What follows belongs to an exercise in optimizing a design on an open flow for small area and a short achievable clock period; a production flow would make more cautious choices. Function was checked by simulation only, so behaviour that the tests miss may differ from the original. Not every run is shown, and edits may drop behaviour that the tests do not exercise.

run_1/metal_stack.png
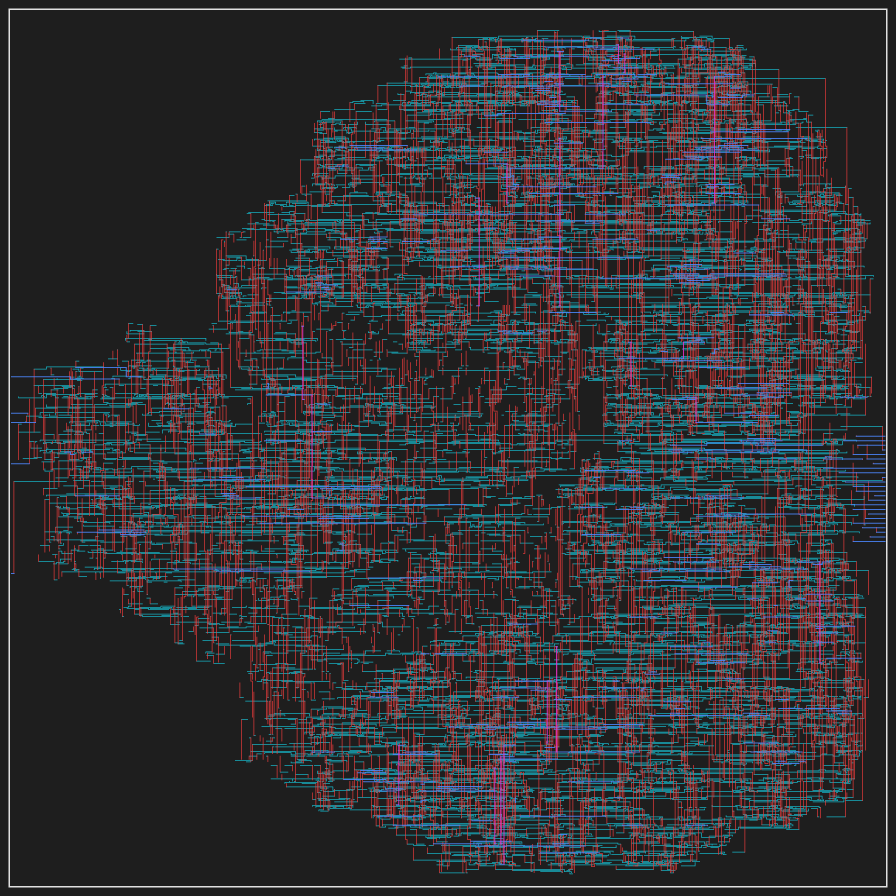
run_1/gate_families.png
Scale bar: 100 um.
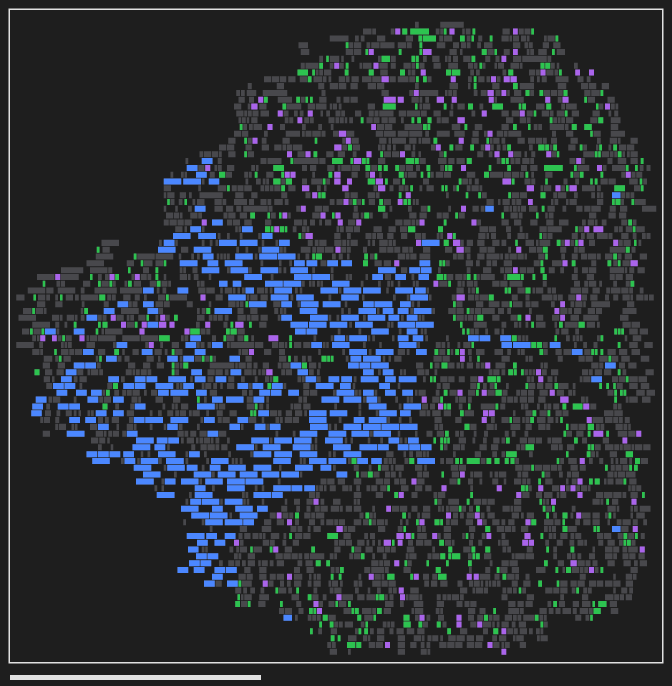
run_1/drive_strength.png
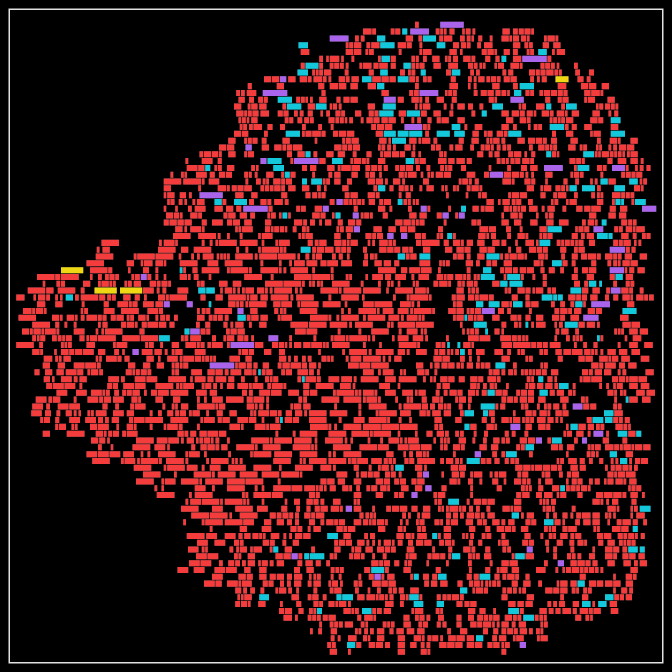
[design/flow/run.sh]
#!/bin/bash
# synth_recipe.tcl (not shown) runs the flow's synth.tcl, then flattens the netlist and writes it again
# the make line also repeats each setting of config.mk as NAME=value (left out here)
make -C /OpenROAD-flow-scripts/flow DESIGN_CONFIG=/design/flow/config.mk WORK_HOME=/design/flow/orfs CLKGATE_MAP_FILE= SYNTH_SCRIPT=/design/flow/synth_recipe.tcl finish
[design/flow/config.mk]
export PLATFORM = sky130hd
export DESIGN_NAME = videogen
export DESIGN_NICKNAME = videogen
export VERILOG_FILES = /design/flow/design.v
export SDC_FILE = /design/flow/constraint.sdc
export NUM_CORES = 4
export LEC_CHECK = 0
export CAP_MARGIN = 20
export CORE_MARGIN = 2
export CORE_UTILIZATION = 40
export SLEW_MARGIN = 20
[design/flow/design.v]
module videogen(
  input clk,
  input resetn,
  output logic [23:0] data,
  output hsync,
  output vsync,
  output data_en
);
  logic[9:0] hctr;
  logic[9:0] vctr;
  always_ff @(posedge clk) begin
    if(!resetn) begin
      hctr <= 10'h0;
      vctr <= 10'h0;
    end else begin
      if(hctr == 799) begin
        hctr <= 10'h0;
        if(vctr == 624) begin
          vctr <= 10'h0;
        end else begin
          vctr <= vctr + 10'h1;
        end
      end else begin
        hctr <= hctr + 10'h1;
      end
    end
  end
  logic hblank;
  logic vblank;
  assign hblank = hctr >= 640;
  assign vblank = vctr >= 480;
  assign data_en = ~(hblank || vblank);
  assign hsync = hctr >= 680 && hctr < 760;
  assign vsync = vctr >= 500 && vctr < 600;
  localparam W = 640;
  localparam W4 = W / 4;
  localparam W2 = W / 2;
  localparam H = 480;
  localparam H1 = H / 4;
  localparam H2 = H / 2;
  localparam H3 = H * 3 / 4;
  localparam TRISLOPE8 = 12;
  logic xsign;
  logic[9:0] xnorm;
  logic[9:0] ynorm;
  always_comb begin
    if(hctr >= W2) begin
      xnorm = hctr - W2;
      xsign = 0;
    end else begin
      xnorm = W2 - hctr;
      xsign = 1;
    end
    ynorm = vctr - H1;
  end
  logic tricutoff;
  assign tricutoff = xnorm * TRISLOPE8 / 8 <= vctr - H1;
  logic[7:0] red_dist;
  logic[7:0] green_dist;
  logic[7:0] blue_dist;
  assign green_dist = (W4 * ynorm + H2 * xnorm) * 255 / (W * H / 4);
  assign blue_dist = (W4 * ynorm - H2 * xnorm) * 255 / (W * H / 4);
  assign red_dist = 255 - green_dist - blue_dist;
  always_comb begin
    if(vctr >= H1 && vctr <= H3 && tricutoff) begin
      if(xsign) begin
        data[7:0] = blue_dist;
        data[15:8] = green_dist;
        data[23:16] = red_dist;
      end else begin
        data[7:0] = green_dist;
        data[15:8] = blue_dist;
        data[23:16] = red_dist;
      end
    end else begin
      data[23:0] = 24'h00_00_00;
    end
  end
endmodule
[design/flow/constraint.sdc]
create_clock -name core_clock -period 40.0 [get_ports {clk}]
set_input_delay 8.0000 -clock core_clock [delete_from_list [all_inputs] [get_ports {clk}]]
set_output_delay 8.0000 -clock core_clock [all_outputs]
set_load 0.01 [all_outputs]
==> run notes, run 1 <==
- Kind of critical path: flop to output pin
- Slew Limit Fails: 0
- Post-DRT Antenna Nets: 0
- Final period utilization: 94.1%
- Max Cap Viol: 0
- Post-CTS Setup Bufs: 0
- Fin crit period: roughly 38 ns
- Slew HR: about a fifth
- Worst slew pin tran: 1.19 ns
- Antenna violations before repair: 0
- Syn Inst Count: 3672
- Post-synth top cells: 332 x inv_1, 311 x nor2_1, 282 x nand2_1, 257 x a21oi_1, 257 x xnor2_1
- Top-count cell post-synth: inv_1
- Synth Register Bits: 20
- Area contributors post-synth: fa_1 11%, ha_1 8.9%, xnor2_1 8.6%, a21oi_1 4.9%, inv_1 4.7%
- Final HPWL DP: between 60000 and 70000 um
- DP Worst Slack: 1.79 ns
- Setup violations, final: 0
- Top Family by Delay on Critical Path: compound AO/OA/AOI/OAI gates
- Synthesized area: about 26000 um2
- Final Hold Viols: 0
- Post-cts repair resize count: 0
- Fmax achieved: approximately 27 MHz
- CTS tree: built
- Hold_buf cts: 0
- Die ar.: slightly below 70000 um2
- Starting Density: between 40% and 50%
- Placed insts: 4450
- Via density: 6.00
- Worst EP required: between 30 and 40 ns
- Via count: 26700
- Number of clock sinks: 20
- # nets final: 3936
- Number of flops mapped to enable cells by yosys: 0
- Root Driver: clkbuf_16
- H-Tree Depth: 1
- Setup TNS: 0 ns
- CP endpoint kind: output pin
- Unique cell type count in the Yosys netlist: 150
- Number of global-route vias before repair: 24900
- Reg2Reg Setup Slack: 37.19 ns
- Synth top area share: 11.2%
- Sequential area share after synthesis: 1.52%
- Layout cells sized above 1: 6.64%
- # rows: 93
- Total global routing overflow: 0
- IO buf count: 28
- Final Non-Filler Cells: 4454
- Synth Area per Inst: 7.15 um2
- Asr flop ratio synth: 0%
- Largest net degree at the start of global routing: 26
- Gpl congestion: approximately 0.9
- CTS Buf Count: 3
- Outcome: timing/DRC/antenna clean
Back to the opening pictures, metal_stack.png:
- cyan: met1 (wire length 39.3 mm)
- blue: met3 (wire length 3690 um)
- red: met2 (wire length 34.9 mm)
- magenta: met4 (wire length 445 um)
Routed WL: 78300 um
Overall Global Routing Usage: 22.5%
Wirelength per Cell: 17.6 um

Back to the opening pictures, gate_families.png:
- blue: adder and majority cells (cells 340)
- green: NOR gates (cells 546)
- purple: AND and OR gates (cells 214)

Back to the opening pictures, drive_strength.png:
- cyan: drive 2 (cells 176; share 4.9%; most used or2_2)
- red: drive 1 or less (cells 3360; share 93%; most used inv_1)
- yellow: drive 6 and up (cells 4; share 0.11%; most used clkbuf_16)
- purple: drive 3 to 4 (cells 59; share 1.6%; most used buf_4)
Non-Filler Cell Area, Final: 27400 um2
count of non-CTS buffers in the layout: 57
setup ws final: 2.34 ns
Layout area overhead: 4.20%

## run 1: sequential cells by signal, indices dropped and copies added (netlist names)
signal and cells:
vctr 10, hctr 10
## run 1: cell usage in the layout (no fill, tap or decap), drive strengths merged, types with 56 or more instances in the layout
cell	Yosys	final
inv	347	347
fa	147	147
nand2b	56	56
nand3	139	139
nor3	131	131
o21ai	193	193
and2	57	57
nand2	287	287
xor2	110	110
a211oi	63	63
a21o	59	59
a21oi	265	265
nor2	316	316
xnor2	264	264
ha	186	186
## run 1: kinds of logic (layout without fill, tap and decap cells)
group	count (synthesis)	after routing	synth area share [%]
simple gates	1305	1305	25.6
compound gates	1089	1089	29.9
buf+inv	484	411	7.43
xor+xnor	374	374	12.7
fa+ha+maj	340	340	20.3
mux	60	60	2.43
flops	20	20	1.52
## run 1: path summary, 6_finish.rpt
path | start | to | cells after the start
max reg2reg | hctr[0] | vctr[9] | 9
max | hctr[0] | data[23] | 109
min | vctr[6] | vctr[6] | 2
min reg2reg | vctr[6] | vctr[6] | 2
## run 1: worst reg2reg max path, delay by kind of cell, from the launching register on
family                     cells  cell delay [ns]
adders and majority gates      1             0.26
DFF                            1             0.31
buffers and inverters          1             0.26
AOI/OAI and AO/OA              1             0.14
and+or+nand+nor                6             1.78
## run 1: final cells by class
class	instances	area [um2]
Clock buffer	3	75.1
Sequential cell	20	400
Multi-Input combinational cell	3168	24000
Tap cell	855	1070
Fill cell	6864	37300
Timing Repair Buffer	57	505
Inverter	351	1320
## run 1: metrics by stage
| stage | hold slack, ns | area [um2] |
|---|---|---|
| 2_1_floorplan | 0.529 | 26300 |
| 3_3_place_gp | 0.562 | 27200 |
| 3_5_place_dp | 0.575 | 27200 |
| 4_1_cts | 0.590 | 27300 |
| 5_1_grt | 0.653 | 27400 |
| 6_report | 0.578 | 27400 |
## run 1: layer usage
| layer | up-vias | GRT usage (%) | share of wire, % |
|---|---|---|---|
| li1 | 13200 | - | - |
| met4 | 0 | 1.25 | 0.57 |
| met3 | 42 | 0.848 | 4.7 |
| met5 | - | 0 | 0 |
| met1 | 12800 | 33.9 | 50 |
| met2 | 736 | 37.0 | 45 |
==> inputs of run 2 (changes only) <==
==> design/flow/design.v (replaced) <==
module videogen(
  input clk,
  input resetn,
  output logic [23:0] data,
  output logic hsync,
  output logic vsync,
  output logic data_en
);
  logic [9:0] hctr;
  logic [9:0] vctr;
  always_ff @(posedge clk) begin
    if (!resetn) begin
      hctr <= 10'd1;
      vctr <= 10'd0;
    end else begin
      if (hctr == 10'd799) begin
        hctr <= 10'd0;
        if (vctr == 10'd624) vctr <= 10'd0;
        else vctr <= vctr + 10'd1;
      end else begin
        hctr <= hctr + 10'd1;
      end
    end
  end
  logic        xsign;
  logic [8:0]  xn;       
  logic [7:0]  yn;       
  logic [10:0] t3;       
  logic [11:0] dd;       
  logic [10:0] ss;       
  logic [14:0] gp, bp;
  logic [7:0]  g, b, r;
  logic        intri;
  always_comb begin
    xsign = hctr < 10'd320;
    xn    = xsign ? 9'(10'd320 - hctr) : 9'(hctr - 10'd320);
    yn    = 8'(vctr - 10'd120);
    t3    = {2'b0, xn} + {1'b0, xn, 1'b0};
    ss    = {2'b0, yn, 1'b0} + t3;
    dd    = {3'b0, yn, 1'b0} - {1'b0, t3};
    gp    = {4'b0, ss} + {ss, 4'b0};
    bp    = {3'b0, dd} + {dd[10:0], 4'b0};
    intri = (vctr >= 10'd120) && (vctr <= 10'd360) && !(dd[11] && dd[10:0] != 11'h7ff);
    g = gp[13:6];
    b = dd[11] ? 8'd115 : bp[13:6];
    r = 8'd255 - g - b;
  end
  always_ff @(posedge clk) begin
    if (!resetn) begin
      data    <= 24'h0;
      hsync   <= 1'b0;
      vsync   <= 1'b0;
      data_en <= 1'b1;
    end else begin
      data_en <= (hctr < 10'd640) && (vctr < 10'd480);
      hsync   <= (hctr >= 10'd680) && (hctr < 10'd760);
      vsync   <= (vctr >= 10'd500) && (vctr < 10'd600);
      if (intri)
        data <= xsign ? {r, g, b} : {r, b, g};
      else
        data <= 24'h0;
    end
  end
endmodule
run_2/pins.png
Scale bar: 20 um. Pins as bars across the die edge, other pins in grey.
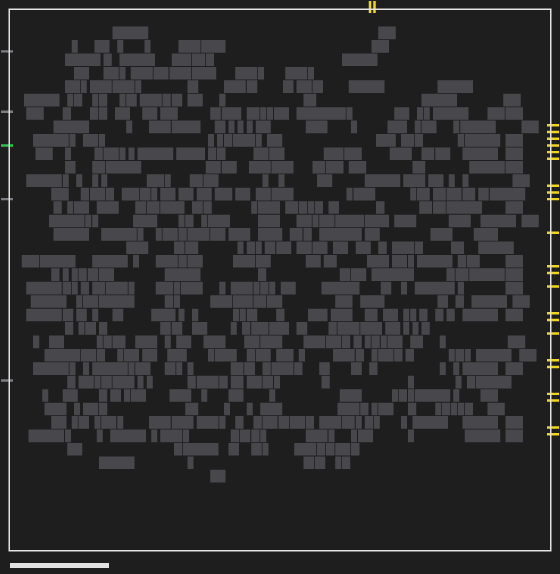
- green: resetn (pins 1; direction input; edge left)
- yellow: data (pins 24; direction output; edge 22 right, 2 top)
- all pins by edge: 22 right, 5 left, 2 top
IO buf count: 28
Die X: 109 um
Die Height: 109 um

run_2/metal_stack.png
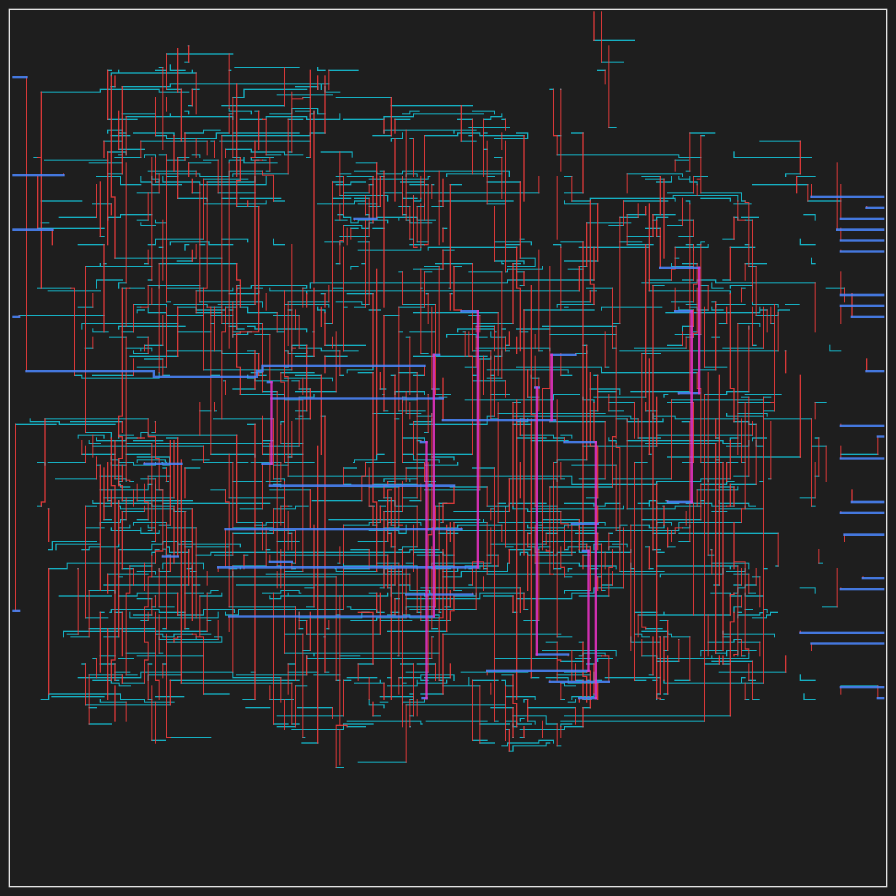
- cyan: met1 (wire length 4350 um)
- red: met2 (wire length 4670 um)
- blue: met3 (wire length 394 um)
- magenta: met4 (wire length 235 um)

==> run 2 against run 1 <==
  * Synthesized cell count down 85%
  * Routed wire length decreased by 88%
  * Largest cell class unchanged
  * First-iteration DRC count shrank 94%
  * Non-clock buffer count down 28
  * Critical path depth fell by 101
  * Synthesized area fell by 83%
  * Via count decreased by 86%
  * Flip-flop and latch count up 27
  * Sequential share of layout area rose by 18 points
  * Register-to-register slack worse by 5.4 ns
  * Global-route usage decreased by 5.5 points
==> run notes, run 2 <==
- Outcome: timing/DRC/antenna clean
- CTS tree: built
- Post-synth top cells: 60 x nor2_1, 57 x ha_1, 47 x dfxtp_1, 42 x inv_1, 37 x xnor2_1
- Regs by FF count: data: 24 flops, hctr: 10 flops, vctr: 10 flops
- Post-DRT Antenna Nets: 0
- Hold_buf cts: 0
- Tightest hold margin: 0.582 ns
- Via count: 3622
- Unique cell type count in the Yosys netlist: 70
- Biggest register: data
- Gpl congestion: 0.897
- Total global routing overflow: 0
- Max Cap Viol: 0
- Most frequent cells in the layout: 60 x nor2_1, 57 x ha_1, 47 x dfxtp_1
- Wirelength per Cell: between 10 and 15 um
- Post-cts repair resize count: 0
- Antenna violations before repair: 0
- Root Driver: clkbuf_8
- Fmax achieved: 97.3 MHz
- Number of flops mapped to enable cells by yosys: 0
- H-Tree Depth: 2
- Max reg flops: 24
- Die ar.: roughly 12000 um2
- Fin crit period: 10.28 ns
- Kind of critical path: input port to flop
- Worst EP required: 40.20 ns
- Largest net degree at the start of global routing: 25
- Overall Global Routing Usage: 17.0%
- Synth Register Bits: 47
- Slew Limit Fails: 0
run_2/final_clocks.png
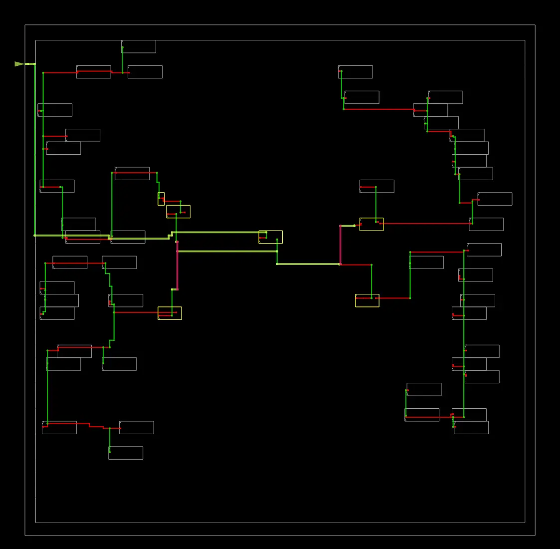
Worst-Skew Late Latency: 0.30 ns

-- run 2: changes by cell type in the layout (fill, tap and decap cells not counted), sizes merged, moves of 55 or more --
| cell | delta |
|---|---|
| o21ai | -173 |
| ha | -129 |
| nor2 | -255 |
| fa | -144 |
| xnor2 | -224 |
| nor3 | -110 |
| nand2 | -251 |
| xor2 | -86 |
| nand3 | -126 |
| a211oi | -55 |
| inv | -305 |
| a21oi | -234 |
-- run 2: cell families after synthesis --
group                      synth area share (%)
buffers and inverters                      6.31
DFF                                        21.2
muxes                                      1.97
and+or+nand+nor                            21.8
AOI/OAI and AO/OA                          16.9
adders and majority gates                  17.6
xor gates and xnor gates                   14.2
-- run 2: through the flow --
step                area (um2)
floorplan                 4440
global placement          4790
detailed placement        4790
CTS                       4860
global route              4860
finish                    4860
-- run 2: area by class of cell --
type / count / area, um2
well taps: 140 / 175
fillers: 1130 / 5980
inverters: 43 / 163
multi-input cells: 425 / 3220
repair buffers: 29 / 288
clock buffers: 6 / 72.6
flip-flops and latches: 47 / 941
-- run 2: final timing paths --
check / startpoint / end / cells after the start
hold / removal: vctr[9] / vctr[9] / 2
setup / recovery: resetn / data[12] / 8
hold reg to reg: vctr[9] / vctr[9] / 2
setup reg to reg: hctr[7] / data[23] / 34
-- run 2: worst max-delay path, delay by kind of cell --
kind | cells | cell delay, ns
AO/OA/AOI/OAI | 3 | 0.89
buffers and inverters | 2 | 0.66
AND/OR/NAND/NOR | 3 | 0.93
-- run 2: routing by layer --
layer	part of all wire [%]	wire length [um]	up-vias	GRT usage [%]
li1	-	-	1881	-
met1	45	4350	1649	20.4
met2	48	4670	71	30.2
met3	4.1	393	21	3.14
met4	2.4	234	0	5.88
met5	0	0	-	0
==> inputs of run 3 (changes only) <==
==> design/flow/design.v (replaced) <==
module videogen(
  input clk,
  input resetn,
  output logic [23:0] data,
  output logic hsync,
  output logic vsync,
  output logic data_en
);
  function automatic [13:0] add14(input [13:0] a, input [13:0] b, input ci);
    logic [14:0] c;
    c[0] = ci;
    for (int i = 0; i < 14; i++) begin
      add14[i] = a[i] ^ b[i] ^ c[i];
      c[i+1]   = (a[i] & b[i]) | (c[i] & (a[i] ^ b[i]));
    end
  endfunction
  logic [9:0] uc;
  logic [9:0] yc;
  logic [9:0] uc_inc, yc_inc;
  assign uc_inc = 10'(add14({4'b0, uc}, 14'd0, 1'b1));
  assign yc_inc = 10'(add14({4'b0, yc}, 14'd0, 1'b1));
  always_ff @(posedge clk) begin
    if (!resetn) begin
      uc <= 10'(-319);
      yc <= 10'(-120);
    end else begin
      if (uc == 10'd479) begin
        uc <= 10'(-320);
        if (yc == 10'd504) yc <= 10'(-120);
        else yc <= yc_inc;
      end else begin
        uc <= uc_inc;
      end
    end
  end
  logic [11:0] a3;         
  logic [11:0] zl, zm;     
  logic [13:0] pl, pm;     
  logic        ml, mm;     
  logic [7:0]  l, m, r;
  logic        intri;
  always_comb begin
    a3 = 12'(add14({{5{uc[8]}}, uc[8:0]}, {{4{uc[8]}}, uc[8:0], 1'b0}, 1'b0));
    zl = 12'(add14({5'b0, yc[7:0], 1'b0}, {2'b0, a3}, 1'b0));
    zm = 12'(add14({5'b0, yc[7:0], 1'b0}, {2'b0, ~a3}, 1'b1));
    pl = add14({{2{zl[11]}}, zl}, {zl[9:0], 4'b0}, 1'b0);
    pm = add14({{2{zm[11]}}, zm}, {zm[9:0], 4'b0}, 1'b0);
    ml = &zl;
    mm = &zm;
    l = pl[13:6] & ~{ml, 3'b0, ml, ml, 2'b0};
    m = pm[13:6] & ~{mm, 3'b0, mm, mm, 2'b0};
    r = 8'(add14({6'b0, ~l}, {6'b0, ~m}, 1'b1));
    intri = !yc[9] && (yc[8:0] <= 9'd240) && (uc[9] == uc[8])
            && (!zl[11] || ml) && (!zm[11] || mm);
  end
  always_ff @(posedge clk) begin
    if (!resetn) begin
      data    <= 24'h0;
      hsync   <= 1'b0;
      vsync   <= 1'b0;
      data_en <= 1'b1;
    end else begin
      data_en <= (uc[9] || uc < 10'd320) && (yc[9] || yc < 10'd360);
      hsync   <= !uc[9] && uc >= 10'd360 && uc < 10'd440;
      vsync   <= !yc[9] && yc >= 10'd380 && yc < 10'd480;
      data    <= intri ? {r, m, l} : 24'h0;
    end
  end
endmodule
run_3/metal_stack.png
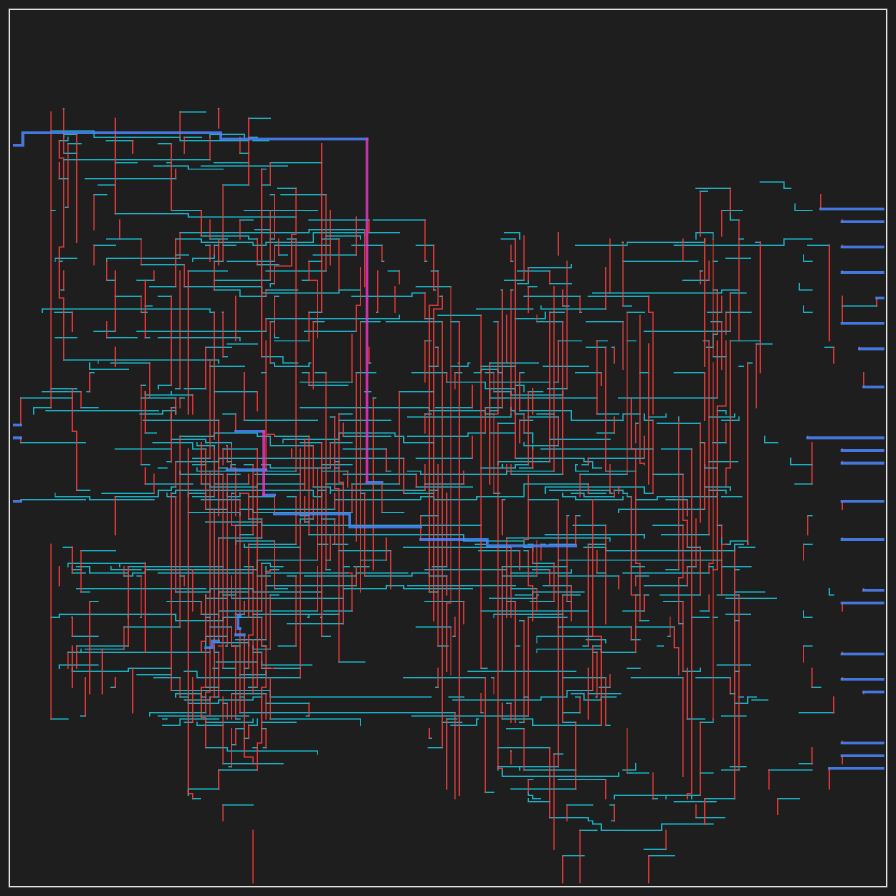
- blue: met3 (wire length 178 um)
- cyan: met1 (wire length 2660 um)
- red: met2 (wire length 2930 um)
- magenta: met4 (wire length 43.5 um)
Overall Global Routing Usage: 14.6%
via count: 2010

run_3/pins.png
Scale bar: 20 um. Pins as bars across the die edge, other pins in grey.
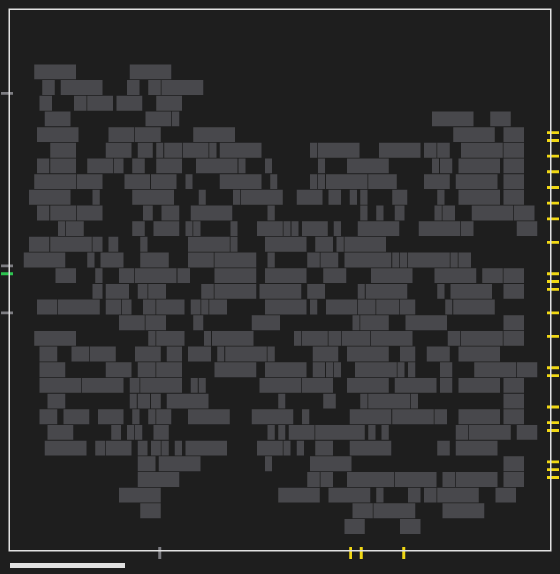
- yellow: data (pins 24; direction output; edge 21 right, 3 bottom)
- green: resetn (pins 1; direction input; edge left)
- all pins by edge: 21 right, 4 left, 4 bottom
Die Height: 93.7 um
Die X: 93.7 um

==> run 3 against run 2 <==
  * Sequential share of layout area rose by 6.0 points
  * Via count down 45%
  * Clock-buffer cell count increased by 2
  * Register-to-register slack improved by 0.43 ns
==> run notes, run 3 <==
- Antenna violations before repair: 0
- Kind of critical path: input port to flop
- Synth Area per Inst: 11.0 um2
- Regs by FF count: data: 24 flops, uc: 10 flops, yc: 10 flops
- Slew HR: 50.0%
- Most frequent cells in the layout: 59 x inv_1, 47 x dfxtp_1, 41 x fa_1
- Fin crit period: 9.58 ns
- Post-CTS Setup Bufs: 0
- Gpl congestion: 0.834
- Placed insts: 417
- Wirelength per Cell: around 14 um
- Routed WL: 5810 um
- Fmax achieved: about 100 MHz
- Die ar.: 8780 um2
- # nets final: 403
- Biggest register: data
- Layout area overhead: 15.0%
- Outcome: timing/DRC/antenna clean
- Asr flop ratio synth: 0%
- IO buf count: 28
- H-Tree Depth: 2
run_3/gate_families.png
Scale bar: 20 um.
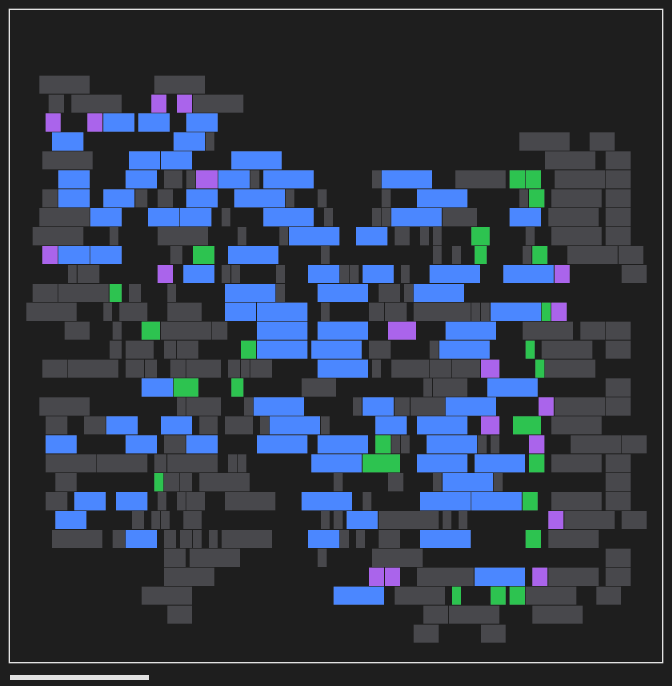
- purple: AND and OR gates (cells 18; where spread over the die)
- green: NOR gates (cells 25)
- blue: adder and majority cells (cells 79)

[run 3: cell types whose count changed after synthesis, moves of 6 or more]
cell / before / now
fa_1: 3 / 41
nor2_1: 60 / 5
o21ai_0: 15 / 3
nor3_1: 17 / 3
nand3_1: 13 / 7
xor2_1: 24 / 1
a21o_1: 10 / 1
nand2_1: 36 / 9
and2_1: 4 / 14
xnor2_1: 37 / 1
ha_1: 57 / 38
a21oi_1: 31 / 3
inv_1: 42 / 59
nor2_2: 1 / 9
[run 3: through the flow]
stage / hold WS (ns) / utilization [%] / instance area, um2
after detailed placement: 0.506 / 46.3 / 3600
after floorplan: 0.473 / - / 3220
after global routing: 0.572 / 47.7 / 3700
final: 0.542 / 47.7 / 3700
after CTS: 0.533 / 47.6 / 3700
after global placement: 0.510 / 46.3 / 3600
[run 3: final cells by class]
class	count	area [um2]	area share [%]
Multi-Input combinational cell	181	2030	54.9
Sequential cell	47	941	25.4
Timing Repair Buffer	28	280	7.57
Inverter	59	221	5.98
Tap cell	102	128	3.45
Clock buffer	8	100	2.70
[run 3: per-layer routing]
metal,up-vias,share of wire [%]
li1,997,-
met1,970,46
met2,39,50
met3,4,3.0
met4,0,0.74
met5,-,0
[run 3: kinds of logic after synthesis]
family,after synthesis,share of synthesized area (%)
fa+ha+maj,79,40.3
simple gates,68,12.9
buf+inv,64,7.74
flops,47,29.2
compound gates,28,6.80
xor+xnor,5,2.68
mux,1,0.350
[run 3: worst paths after layout]
path	startpoint	end	slack [ns]	cells after the start
setup / recovery	resetn	data[17]	30.42	5
hold / removal	uc[9]	uc[9]	0.54	2
setup reg to reg	uc[0]	data[23]	32.23	24
hold reg to reg	uc[9]	uc[9]	0.54	2
[run 3: critical path: cells and delay by family]
kind,cells,cell delay [ns]
AO/OA/AOI/OAI,2,0.70
buffers and inverters,1,0.56
AND/OR/NAND/NOR,2,0.55
==> run 4: a larger rewrite; changed files in full <==
==> design/flow/design.v <==
module vg_fa(input a, input b, input c, output s, output co);
  assign s  = a ^ b ^ c;
  assign co = (a & b) | (c & (a ^ b));
endmodule
module vg_ha(input a, input b, output s, output co);
  assign s  = a ^ b;
  assign co = a & b;
endmodule
module vg_mul17(input [9:0] z, output [7:0] p);
  logic [13:5] c;
  assign c[5] = z[4] & z[0];
  assign c[6] = (z[5] & z[1]) | (c[5] & (z[5] | z[1]));
  genvar i;
  for (i = 6; i <= 9; i++) begin : f
    vg_fa fa (.a(z[i]), .b(z[i-4]), .c(c[i]), .s(p[i-6]), .co(c[i+1]));
  end
  for (i = 10; i <= 12; i++) begin : h
    vg_ha ha (.a(z[i-4]), .b(c[i]), .s(p[i-6]), .co(c[i+1]));
  end
  assign p[7] = z[9] ^ c[13];
endmodule
module vg_pix(
  input  [8:0]  u,
  input  [7:0]  y,
  output [10:0] zl,
  output [10:0] zm,
  output [7:0]  lf,
  output [7:0]  mf,
  output [7:0]  s
);
  logic [10:0] a3;
  logic [10:2] c;
  assign a3[0] = u[0];
  vg_ha a3h (.a(u[1]), .b(u[0]), .s(a3[1]), .co(c[2]));
  genvar i;
  for (i = 2; i <= 8; i++) begin : a3f
    vg_fa fa (.a(u[i]), .b(u[i-1]), .c(c[i]), .s(a3[i]), .co(c[i+1]));
  end
  assign a3[9]  = c[9];
  assign a3[10] = u[8];
  logic [10:2] k;
  assign zl[0] = a3[0];
  vg_ha zlh (.a(y[0]), .b(a3[1]), .s(zl[1]), .co(k[2]));
  for (i = 2; i <= 8; i++) begin : zlf
    vg_fa fa (.a(y[i-1]), .b(a3[i]), .c(k[i]), .s(zl[i]), .co(k[i+1]));
  end
  logic k10;
  vg_ha zlh9 (.a(a3[9]), .b(k[9]), .s(zl[9]), .co(k10));
  assign zl[10] = a3[10] ^ k10;
  logic [10:0] na3;
  assign na3 = ~a3;
  logic [10:1] j;
  assign zm[0] = a3[0];
  assign j[1]  = na3[0];
  for (i = 1; i <= 8; i++) begin : zmf
    vg_fa fa (.a(y[i-1]), .b(na3[i]), .c(j[i]), .s(zm[i]), .co(j[i+1]));
  end
  logic j10;
  vg_ha zmh9 (.a(na3[9]), .b(j[9]), .s(zm[9]), .co(j10));
  assign zm[10] = na3[10] ^ j10;
  logic [7:0] l, m;
  vg_mul17 ml17 (.z(zl[9:0]), .p(l));
  vg_mul17 mm17 (.z(zm[9:0]), .p(m));
  assign lf = {l[7], l[6:4] | {3{zl[10]}}, l[3:2] & ~{2{zl[10]}}, l[1:0]};
  assign mf = {m[7], m[6:4] | {3{zm[10]}}, m[3:2] & ~{2{zm[10]}}, m[1:0]};
  logic [7:1] q;
  vg_ha sh (.a(lf[0]), .b(mf[0]), .s(s[0]), .co(q[1]));
  for (i = 1; i <= 6; i++) begin : sf
    vg_fa fa (.a(lf[i]), .b(mf[i]), .c(q[i]), .s(s[i]), .co(q[i+1]));
  end
  logic q8;
  vg_fa sf7 (.a(lf[7]), .b(mf[7]), .c(q[7]), .s(s[7]), .co(q8));
endmodule
module vg_inc(
  input  [9:0] uc,
  input  [9:0] yc,
  input        u_wrap,
  output [9:0] ui,
  output [9:0] yi,
  output       c5
);
  logic [10:1] c;
  assign ui[0] = ~uc[0];
  assign c[1]  = uc[0];
  genvar i;
  for (i = 1; i <= 8; i++) begin : uh
    vg_ha ha (.a(uc[i]), .b(c[i]), .s(ui[i]), .co(c[i+1]));
  end
  assign ui[9] = uc[9] ^ c[9];
  assign c5 = c[5];
  logic [10:1] d;
  vg_ha yh0 (.a(yc[0]), .b(u_wrap), .s(yi[0]), .co(d[1]));
  for (i = 1; i <= 8; i++) begin : yh
    vg_ha ha (.a(yc[i]), .b(d[i]), .s(yi[i]), .co(d[i+1]));
  end
  assign yi[9] = yc[9] ^ d[9];
endmodule
module vg_ctl(
  input  [9:0]  uc,
  input  [9:0]  yc,
  input         c5,       
  input  [10:0] zl,
  input  [10:0] zm,
  output        u_wrap,   
  output        w2,       
  output        intri,
  output        hs_n,
  output        vs_n,
  output        de_n
);
  logic y_wrap, de_h, de_v, y_ok, u_ok;
  assign u_wrap = c5 & uc[6] & uc[7] & uc[8] & !uc[9];
  assign y_wrap = !yc[9] & yc[8] & yc[7] & yc[6] & yc[5] & yc[4] & yc[3];
  assign w2     = u_wrap & y_wrap;
  assign de_h   = uc[9] | !uc[8] | (!uc[7] & !uc[6]);                       
  assign de_v   = yc[9] | !yc[8] | (!yc[7] & !yc[6]) | (!yc[7] & !yc[5])
                | (!yc[7] & !yc[4] & !yc[3]);                              
  assign hs_n   = !uc[9] & uc[8] & ((uc[7] & !uc[6] & !(uc[5] & uc[4] & uc[3]))
                                    | (uc[6] & uc[5] & (uc[4] | uc[3])));  
  assign vs_n   = (!yc[9] & yc[8] & yc[7] & !(yc[6] & yc[5]))
                | (yc[8] & !yc[7] & yc[6] & yc[5] & yc[4] & yc[3] & yc[2]);  
  assign y_ok   = !yc[8] & !(yc[7] & yc[6] & yc[5] & yc[4] & (yc[3] | yc[2] | yc[1] | yc[0]));  
  assign u_ok   = uc[9] | !uc[8];                                          
  assign de_n   = de_h & de_v;
  assign intri  = y_ok & u_ok & (!zl[10] | (&zl)) & (!zm[10] | (&zm));
endmodule
module videogen(
  input clk,
  input resetn,
  output logic [23:0] data,
  output logic hsync,
  output logic vsync,
  output logic data_en
);
  logic [9:0]  uc, yc, ui, yi;
  logic [10:0] zl, zm;
  logic [7:0]  lf, mf, s;
  logic        c5, u_wrap, w2, intri, hs_n, vs_n, de_n;
  vg_pix pix (.u(uc[8:0]), .y(yc[7:0]), .zl(zl), .zm(zm), .lf(lf), .mf(mf), .s(s));
  vg_inc inc (.uc(uc), .yc(yc), .u_wrap(u_wrap), .ui(ui), .yi(yi), .c5(c5));
  vg_ctl ctl (.uc(uc), .yc(yc), .c5(c5), .zl(zl), .zm(zm), .u_wrap(u_wrap), .w2(w2),
              .intri(intri), .hs_n(hs_n), .vs_n(vs_n), .de_n(de_n));
  logic en;
  assign en = resetn & intri;
  always_ff @(posedge clk) begin
    if (!resetn) begin
      uc <= 10'd705;   
      yc <= 10'd904;   
    end else begin
      uc <= u_wrap ? 10'd704 : ui;
      yc <= w2 ? 10'd904 : yi;
    end
  end
  always_ff @(posedge clk) begin
    data    <= {24{en}} & {~s, mf, lf};
    hsync   <= resetn & hs_n;
    vsync   <= resetn & vs_n;
    data_en <= !resetn | de_n;
  end
endmodule
==> design/flow/config.mk <==
export PLATFORM = sky130hd
export DESIGN_NAME = videogen
export DESIGN_NICKNAME = videogen
export VERILOG_FILES = /design/flow/design.v
export SDC_FILE = /design/flow/constraint.sdc
export NUM_CORES = 4
export LEC_CHECK = 0
export CAP_MARGIN = 20
export CORE_MARGIN = 2
export CORE_UTILIZATION = 40
export SLEW_MARGIN = 20
export SYNTH_HIERARCHICAL = 1
export SYNTH_MINIMUM_KEEP_SIZE = 0
run_4/drive_strength.png
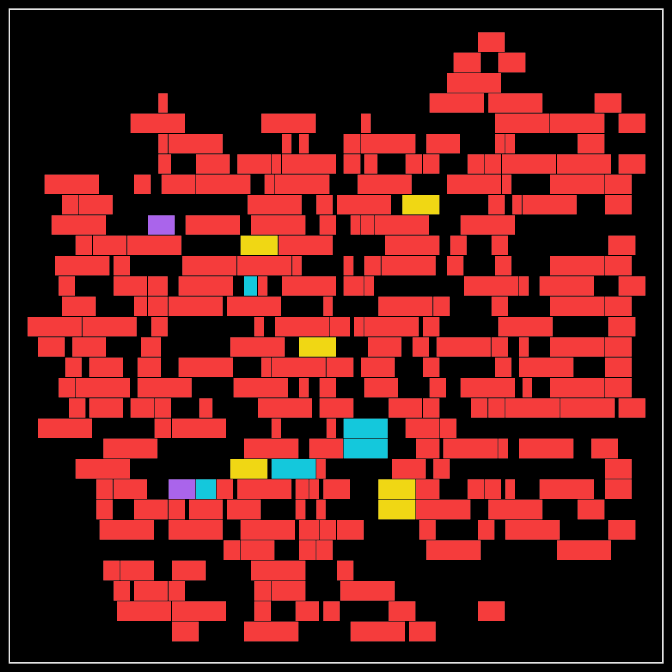
- red: drive 1 or less (cells 250; share 95%; most used dfxtp_1)
- cyan: drive 2 (cells 5; share 1.9%)
- yellow: drive 6 and up (cells 6; share 2.3%; most used clkbuf_8)
- purple: drive 3 to 4 (cells 2; share 0.76%; most used and2b_4)

run_4/gate_families.png
Scale bar: 20 um.
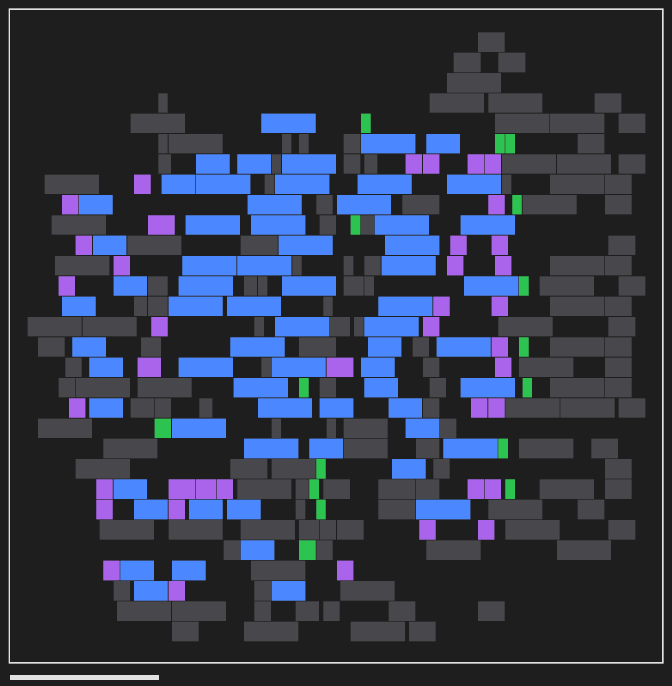
- blue: adder and majority cells (cells 65)
- green: NOR gates (cells 16)
- purple: AND and OR gates (cells 39)
fraction of area in multi-input gates: 54.4%
Final Non-Filler Cells: 343
commonest non-fill, non-tap cell in the layout: dfxtp_1

==> run 4 against run 3 <==
  * Clock-buffer cell count shrank 2
  * Maximum frequency grew 4.3%
  * Clock skew grew 0.0046 ns
  * Critical endpoint is now data[23]
==> run notes, run 4 <==
- Outcome: timing/DRC/antenna clean
- Synth Area per Inst: about 12 um2
- Worst slew pin tran: 0.655 ns
- CP endpoint kind: flop
- Post-cts repair resize count: 0
- Non-Filler Cell Area, Final: 3210 um2
- Crit Reg-Reg Endpoint: data[23]
- IO buf count: 28
- Layout area overhead: 15.7%
- Final Hold Viols: 0
- Hold path cells: 2
- Gpl congestion: 0.815
- Regs by FF count: data: 24 flops, uc: 10 flops, yc: 10 flops
- Syn Inst Count: 233
- Slew Limit Fails: 0
- Biggest register: data
- Worst-Skew Late Latency: about 0.30 ns
- GR Util met2: 22.9%
- Die ar.: 7610 um2
- Asr flop ratio synth: 0%
- Fmax achieved: around 110 MHz
- Synth Register Bits: 47
- Tightest hold margin: between 0.5 and 0.6 ns
- Final HPWL DP: approximately 3700 um
- Fin crit period: approximately 9.2 ns
- Top-count cell post-synth: dfxtp_1
- Worst EP required: slightly above 40 ns
- Total global routing overflow: 0
- Post-CTS Setup Bufs: 0
- M1 GR Usage: 18.1%
- Sequential area share after synthesis: 33.9%
- Final core occ: 47.5%
- Most frequent cells in the layout: 47 x dfxtp_1, 37 x fa_1, 28 x ha_1, 28 x clkdlybuf4s50_1, 18 x and2_1
- Layout cells sized above 1: 4.94%
- Post-Place Cell Area: ~3100 um2
- Die X: 87.3 um
- Largest net degree at the start of global routing: 24
- Cells on worst reg2reg path: 19
- Critical Path Source: resetn
- Number of clock sinks: 47
run_4/metal_stack.png
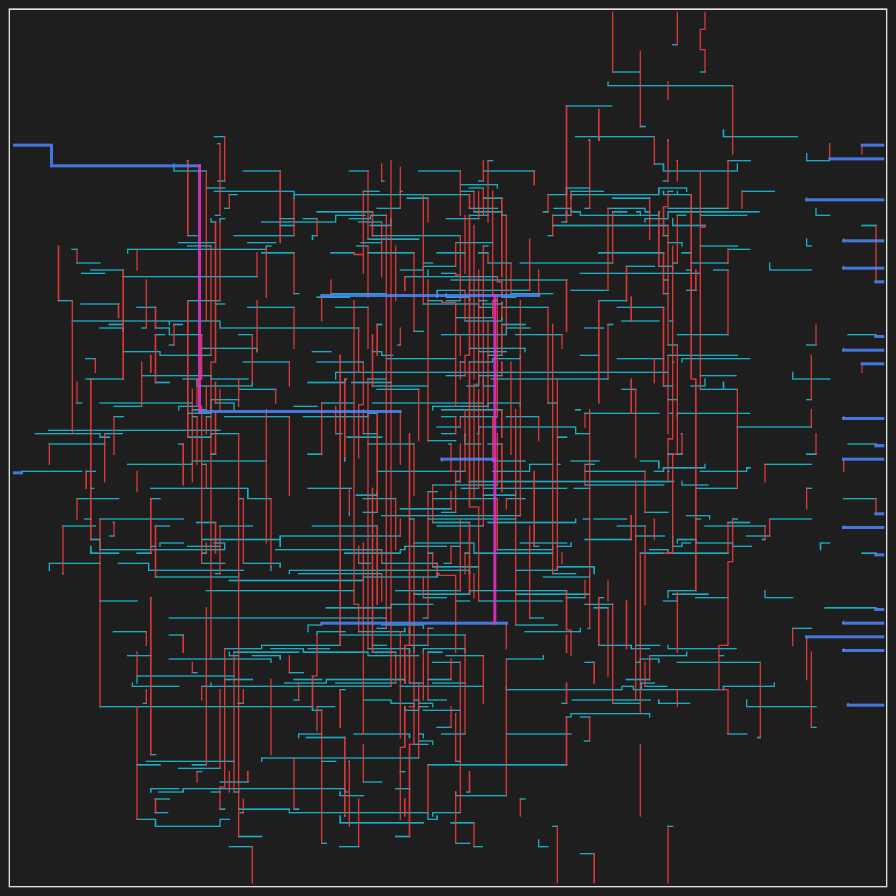
- magenta: met4 (wire length 57.1 um)
- blue: met3 (wire length 150 um)
- red: met2 (wire length 2180 um)
- cyan: met1 (wire length 2120 um)
Overall Global Routing Usage: 13.9%
via count: 1618
Wirelength per Cell: 13.1 um
Routed WL: 4510 um

-- run 4: cell types whose count changed after synthesis, sizes merged, moves of 5 or more --
cell	before	now
ha	38	28
nand3	7	2
and3	0	17
nand2	9	4
a22o	5	0
nand2b	4	15
inv	59	14
-- run 4: area by class of cell --
| cell class | count | area [um2] |
|---|---|---|
| Timing Repair Buffer | 28 | 280 |
| Fill cell | 646 | 3550 |
| Sequential cell | 47 | 941 |
| Clock buffer | 6 | 82.6 |
| Multi-Input combinational cell | 167 | 1750 |
| Inverter | 14 | 52.6 |
| Tap cell | 80 | 100 |
| Clock inverter | 1 | 5.00 |
-- run 4: how the worst min path moves through the flow --
stage / end / from
floorplan: uc[9] / uc[9]
global placement: uc[9] / uc[9]
detailed placement: uc[9] / uc[9]
CTS: uc[9] / uc[9]
global route: uc[9] / uc[9]
finish: uc[9] / uc[9]
-- run 4: layer usage --
metal | routed length, um | vias up
met2 | 2180 | 27
met3 | 149 | 5
met5 | 0 | -
met4 | 57 | 0
met1 | 2120 | 762
li1 | - | 824
-- run 4: Yosys stat by module (local to each module, per instance) --
module / cell area, um2 / cells
vg_ctl: 199 / 30
vg_fa: 20.0 / 1
vg_ha: 12.5 / 1
vg_inc: 21.3 / 3
vg_mul17: 23.8 / 4
vg_pix: 155 / 26
videogen: 1260 / 101
-- run 4: logic make-up (layout without fill, tap and decap cells) --
logic type,Yosys count,count (layout),share of synthesized area (%)
flip-flops,47,47,33.9
AO/OA/AOI/OAI,12,12,3.20
multiplexers,1,1,0.361
AND/OR/NAND/NOR,83,83,17.6
adder cells (fa/ha/maj),65,65,39.4
XOR/XNOR,6,6,2.44
buffers and inverters,19,49,3.07
-- run 4: critical path, stage by stage --
cell and delay [ns]:
clkdlybuf4s50_1 0.89, nand2_1 0.34, nor2_1 0.18
==> inputs of run 5 (changes only) <==
==> design/flow/flow/run.sh (new file) <==
#!/bin/bash
# The standard layout, with plain buf_1 cells as the port buffers instead of
# the delay buffers ORFS picks by default. Each step's log stays under orfs/logs;
# make's own output goes to flow_make.log.
set -euo pipefail
bash standard.sh "BUFFER_PORTS_ARGS=-buffer_cell sky130_fd_sc_hd__buf_1" finish > flow_make.log 2>&1
==> design/flow/standard.sh (new file) <==
#!/bin/bash
# synth_recipe.tcl (not shown) runs the flow's synth.tcl, then flattens the netlist and writes it again
# the make line also repeats each setting of config.mk as NAME=value (left out here)
make -C /OpenROAD-flow-scripts/flow DESIGN_CONFIG=/design/flow/config.mk WORK_HOME=/design/flow/orfs CLKGATE_MAP_FILE= SYNTH_SCRIPT=/design/flow/synth_recipe.tcl "${@:-finish}"
removed: design/flow/run.sh
run_5/gate_families.png
Scale bar: 20 um.
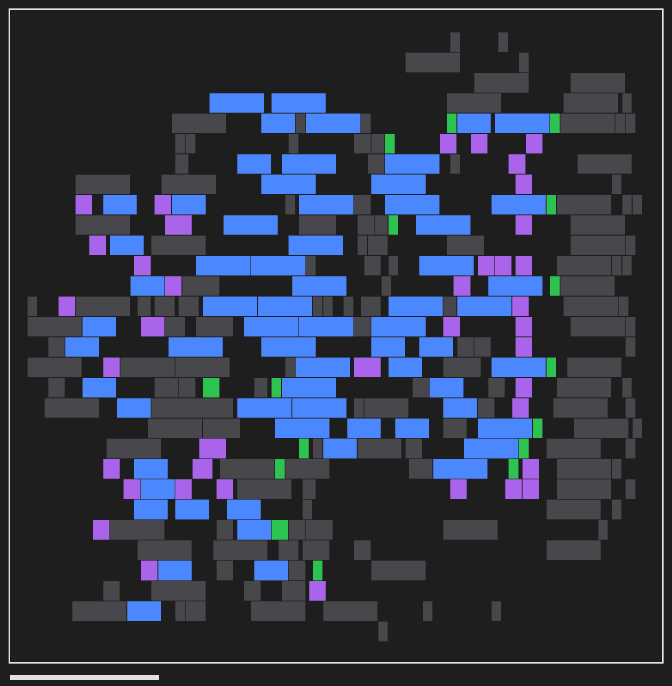
- green: NOR gates (cells 16)
- blue: adder and majority cells (cells 65)
- purple: AND and OR gates (cells 39)
fraction of area in multi-input gates: 56.9%
Final Non-Filler Cells: 345

run_5/metal_stack.png
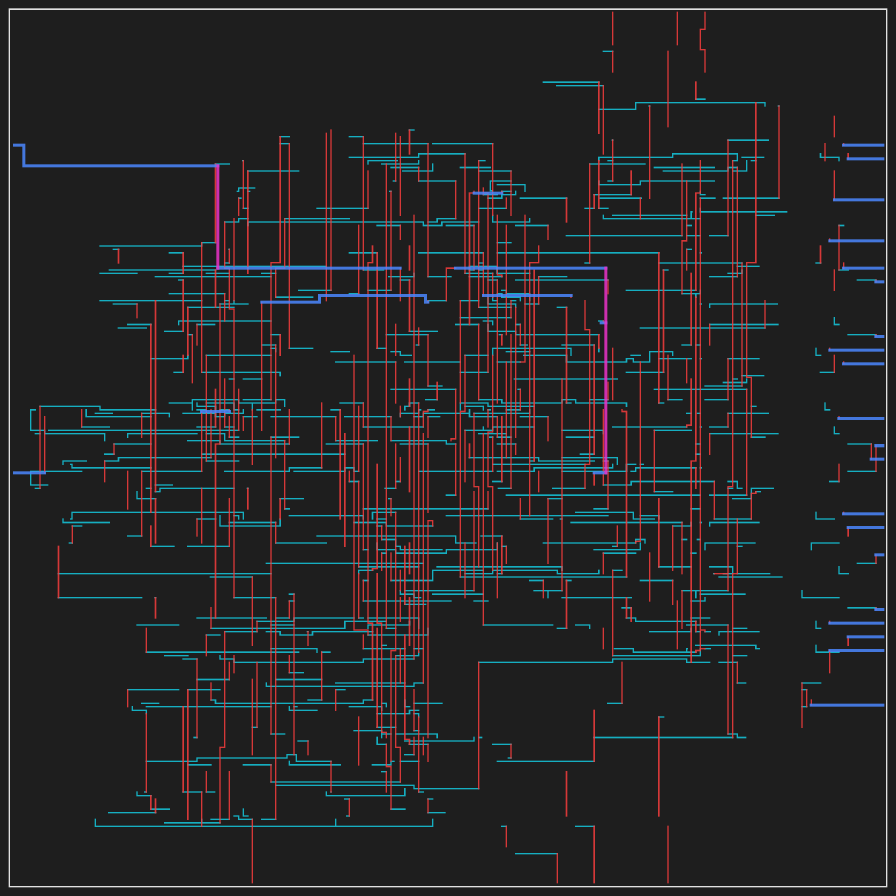
- magenta: met4 (wire length 30.6 um)
- red: met2 (wire length 2300 um)
- cyan: met1 (wire length 2130 um)
- blue: met3 (wire length 160 um)
via count: 1644
Routed WL: 4620 um
Overall Global Routing Usage: 13.6%
Wirelength per Cell: 13.4 um

==> run 5 against run 4 <==
  * Worst setup slack gained 0.42 ns
  * Register-to-register slack got worse by 0.08 ns
  * Via count up 1.6%
  * Cell count rose by 0.58%
  * Largest cell class unchanged
  * Still clean
  * Highest routed layer unchanged
  * Sequential share of layout area is 1.3 points higher
  * Cell area is 4.3% lower
  * Critical path depth down 2
  * Synthesized cell count is the same
==> run notes, run 5 <==
- CTS tree: built
- Starting Density: 41.0%
- Max incr delay on CP: 0.32 ns
- Biggest register: data
- Non-Filler Cell Area, Final: roughly 3000 um2
- CTS Buf Count: 5
- Critical path depth in cells: 1
- Syn Inst Count: 233
- Root Driver: clkbuf_8
- Setup violations, final: 0
- Sequential area share after synthesis: 33.9%
- Number of clock sinks: 47
- Hold path cells: 2
- Commonest non-fill, non-tap cell in the layout: dfxtp_1
- Setup TNS: 0 ns
- Worst EP required: 32.00 ns
- Total global routing overflow: 0
- # nets final: 331
- Max Cap Viol: 0
- Placed insts: about 340
- Final period utilization: 21.9%
- Worst slew pin tran: 0.421 ns
- # fillers: 687
- Hold Crit Start: uc[9]
- Antenna violations before repair: 0
- Kind of critical path: flop to output pin
- Fin crit period: between 8 and 9 ns
- Unique cell type count in the Yosys netlist: 31
- Top-count cell post-synth: dfxtp_1
- Critical path's slowest cell: dfxtp_1
- Layout area overhead: 10.7%
- Top Family by Delay on Critical Path: flip-flops
- Post-CTS Setup Bufs: 0
- # rows: 30
- Outcome: timing/DRC/antenna clean
- Slew Limit Fails: 0
- Post-Place Cell Area: slightly below 3000 um2
- CP Cell Sequence: buf_1
- Regs by FF count: data: 24 flops, uc: 10 flops, yc: 10 flops
- Reg-to-reg startpoint: uc[0]
- Max reg flops: 24
- Gpl congestion: ~0.73
- Number of flops mapped to enable cells by yosys: 0
- Synth Register Bits: 47
- DP Worst Slack: 31.21 ns
- Post-DRT Antenna Nets: 0
- Asr flop ratio synth: 0%
- H-Tree Depth: 2
- Most frequent cells in the layout: 47 x dfxtp_1, 37 x fa_1, 28 x ha_1, 28 x buf_1, 18 x and2_1
- Die Height: 87.3 um
- Synthesized area: 2770 um2
- Number of global-route vias before repair: approximately 1700
- Worst-Skew Late Latency: 0.30 ns
- Post-cts repair resize count: 0
- Hold_buf cts: 0
- IO buf count: 28
run_5/drive_strength.png
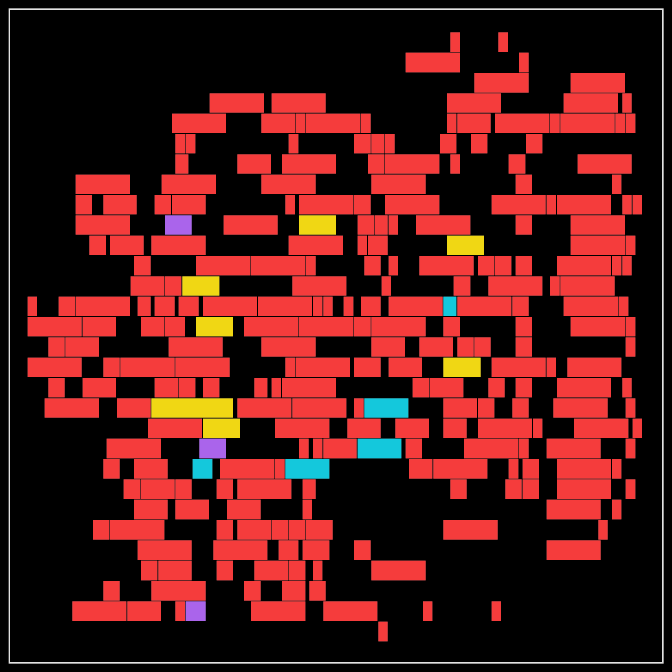
- purple: drive 3 to 4 (cells 3; share 1.1%; most used and2b_4)
- red: drive 1 or less (cells 250; share 94%; most used dfxtp_1)
- cyan: drive 2 (cells 5; share 1.9%)
- yellow: drive 6 and up (cells 7; share 2.6%; most used clkbuf_8)

==> run 5: cell counts after synthesis <==
No cell type changed its count.
==> run 5: cells by family (layout without fill, tap and decap cells) <==
kind of cell,Yosys count,in the layout,synth area share (%)
and+or+nand+nor,83,83,17.6
adders and majority gates,65,65,39.4
DFF,47,47,33.9
muxes,1,1,0.361
xor gates and xnor gates,6,6,2.44
buffers and inverters,19,51,3.07
AOI/OAI and AO/OA,12,12,3.20
==> run 5: per-stage QoR <==
stage / hold WS [ns] / util [%]
finish: 0.558 / 45.4
global route: 0.588 / 45.4
floorplan: 0.521 / -
CTS: 0.560 / 45.4
global placement: 0.541 / 43.7
detailed placement: 0.540 / 43.7
==> run 5: per-module statistics from Yosys, one instance, submodules excluded <==
module / times used / flip-flops and latches / cells inside / cell area (um2)
vg_ctl: 1 / 0 / 30 / 199
vg_fa: 37 / 0 / 1 / 20.0
vg_ha: 28 / 0 / 1 / 12.5
vg_inc: 1 / 0 / 3 / 21.3
vg_mul17: 2 / 0 / 4 / 23.8
vg_pix: 1 / 0 / 26 / 155
videogen: 1 / 47 / 101 / 1260
==> run 5: routing by layer <==
metal	part of all wire [%]	vias up	track usage (%)
met5	0	-	0
met4	0.65	0	2.94
met3	3.5	5	2.84
met2	50	33	23.9
met1	46	775	17.3
li1	-	831	-
==> run 5: area by class of cell <==
cell class                 instances  area (um2)  share of cell area, %
clock buffer                       6        82.6                   2.69
clock inverter                     2        35.0                   1.14
inverter                          14        52.6                   1.71
multi-input combinational        167        1750                   56.9
sequential                        47         941                   30.6
tap                               80         100                   3.26
timing repair buffer              29         113                   3.67
==> run 5: final timing paths <==
| kind | end | slack, ns |
|---|---|---|
| worst min register to register | uc[9] | 0.56 |
| worst max-delay path | hsync | 31.24 |
| worst min-delay path | uc[9] | 0.56 |
| worst max register to register | data[23] | 32.39 |

==> layout pictures side by side <==
Pin placement.
image #1
Scale bar: 20 um. Pins as bars across the die edge, other pins in grey.
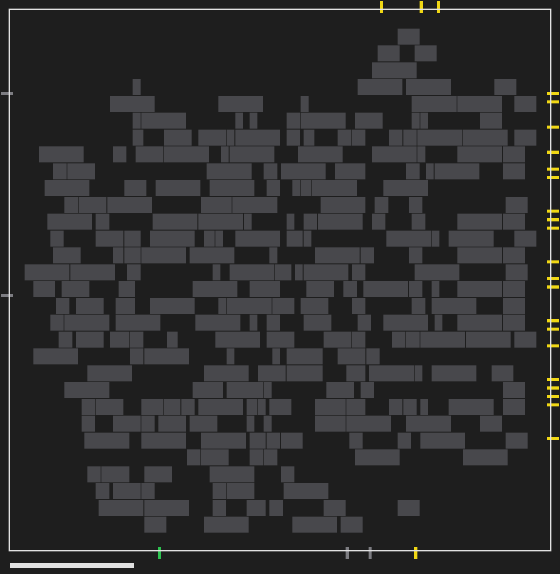
image #2
Scale bar: 100 um. Pins as bars across the die edge, other pins in grey.
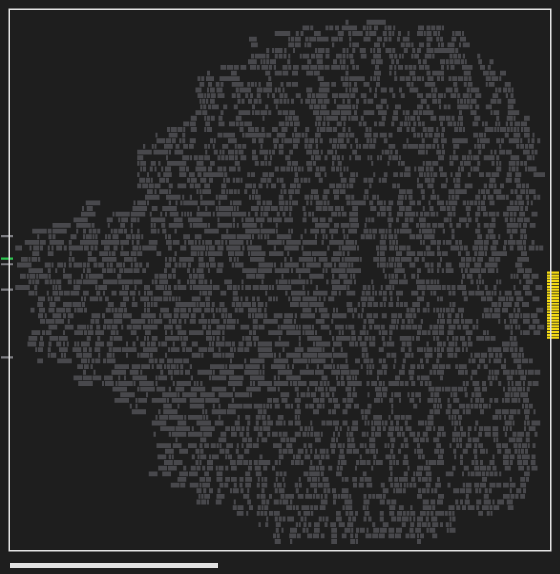
image #3
Scale bar: 20 um. Pins as bars across the die edge, other pins in grey.
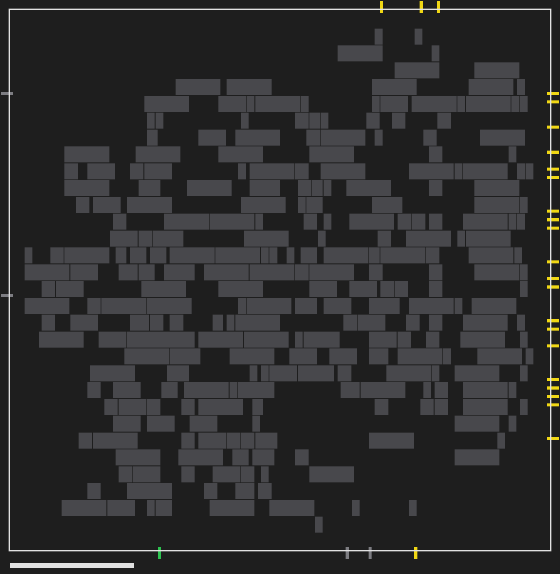
Of these, largest die: image #2
| picture | from |
|---|---|
| image #1 | run 4 |
| image #2 | run 1 |
| image #3 | run 5 |


==> notes/layouts.md <==
Pictures saved along the way, in no particular order.

Clock wiring as the flow saved it.
panel A
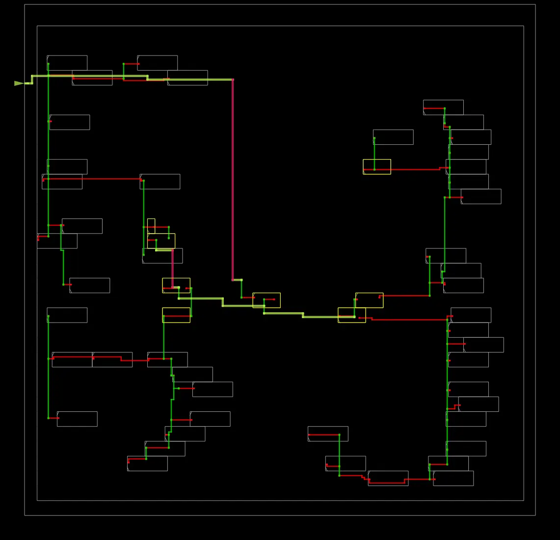
panel B
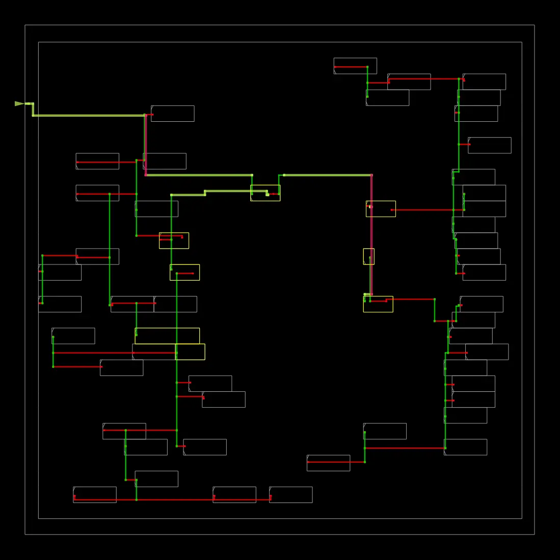
panel C
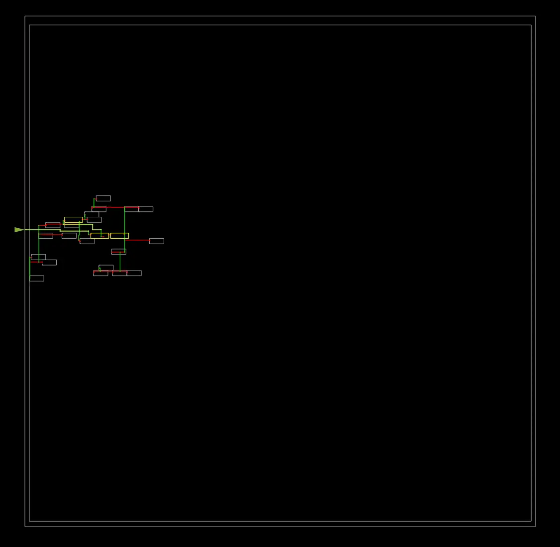
panel D
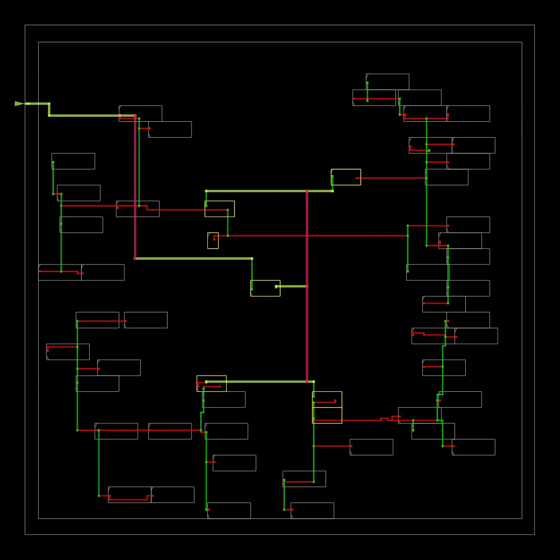
run 1: panel C
run 5: panel B
run 3: panel A
run 4: panel D

[what the ideal ports hide]
No port has a modelled driver above. Below, the same layouts with a new extraction and two added sets of constraints.
Step 1 (the two cells are an assumption about what drives the block):
set clk [get_ports {clk}]
set_driving_cell -lib_cell sky130_fd_sc_hd__clkbuf_16 $clk
set_driving_cell -lib_cell sky130_fd_sc_hd__buf_2 [delete_from_list [all_inputs] $clk]
Step 2 adds t to the input delays and takes it off the output delays; t is the mean of the earliest and latest rising clock arrival at the registers after step 1. Input paths then give back, and output paths get back, about the clock's delay inside the block.
Slacks: no drivers / after step 1 / after step 2; pairs: no drivers / after step 1.
run	shift t [ns]	setup slack, ns	slew at the worst register clock pin (ns)
run 1	0.273	2.343 / 2.317 / 2.589	0.06 / 0.06
run 2	0.325	29.719 / 29.724 / 29.399	0.08 / 0.08
run 3	0.317	30.421 / 30.427 / 30.110	0.08 / 0.08
run 4	0.326	30.814 / 30.821 / 30.495	0.09 / 0.09
run 5	0.319	31.239 / 31.214 / 31.214	0.09 / 0.09
After both steps every run listed still meets setup and hold. The setup slack of run 2, which loses most, moves by +0.005 ns with the drivers and by -0.320 ns with both steps.
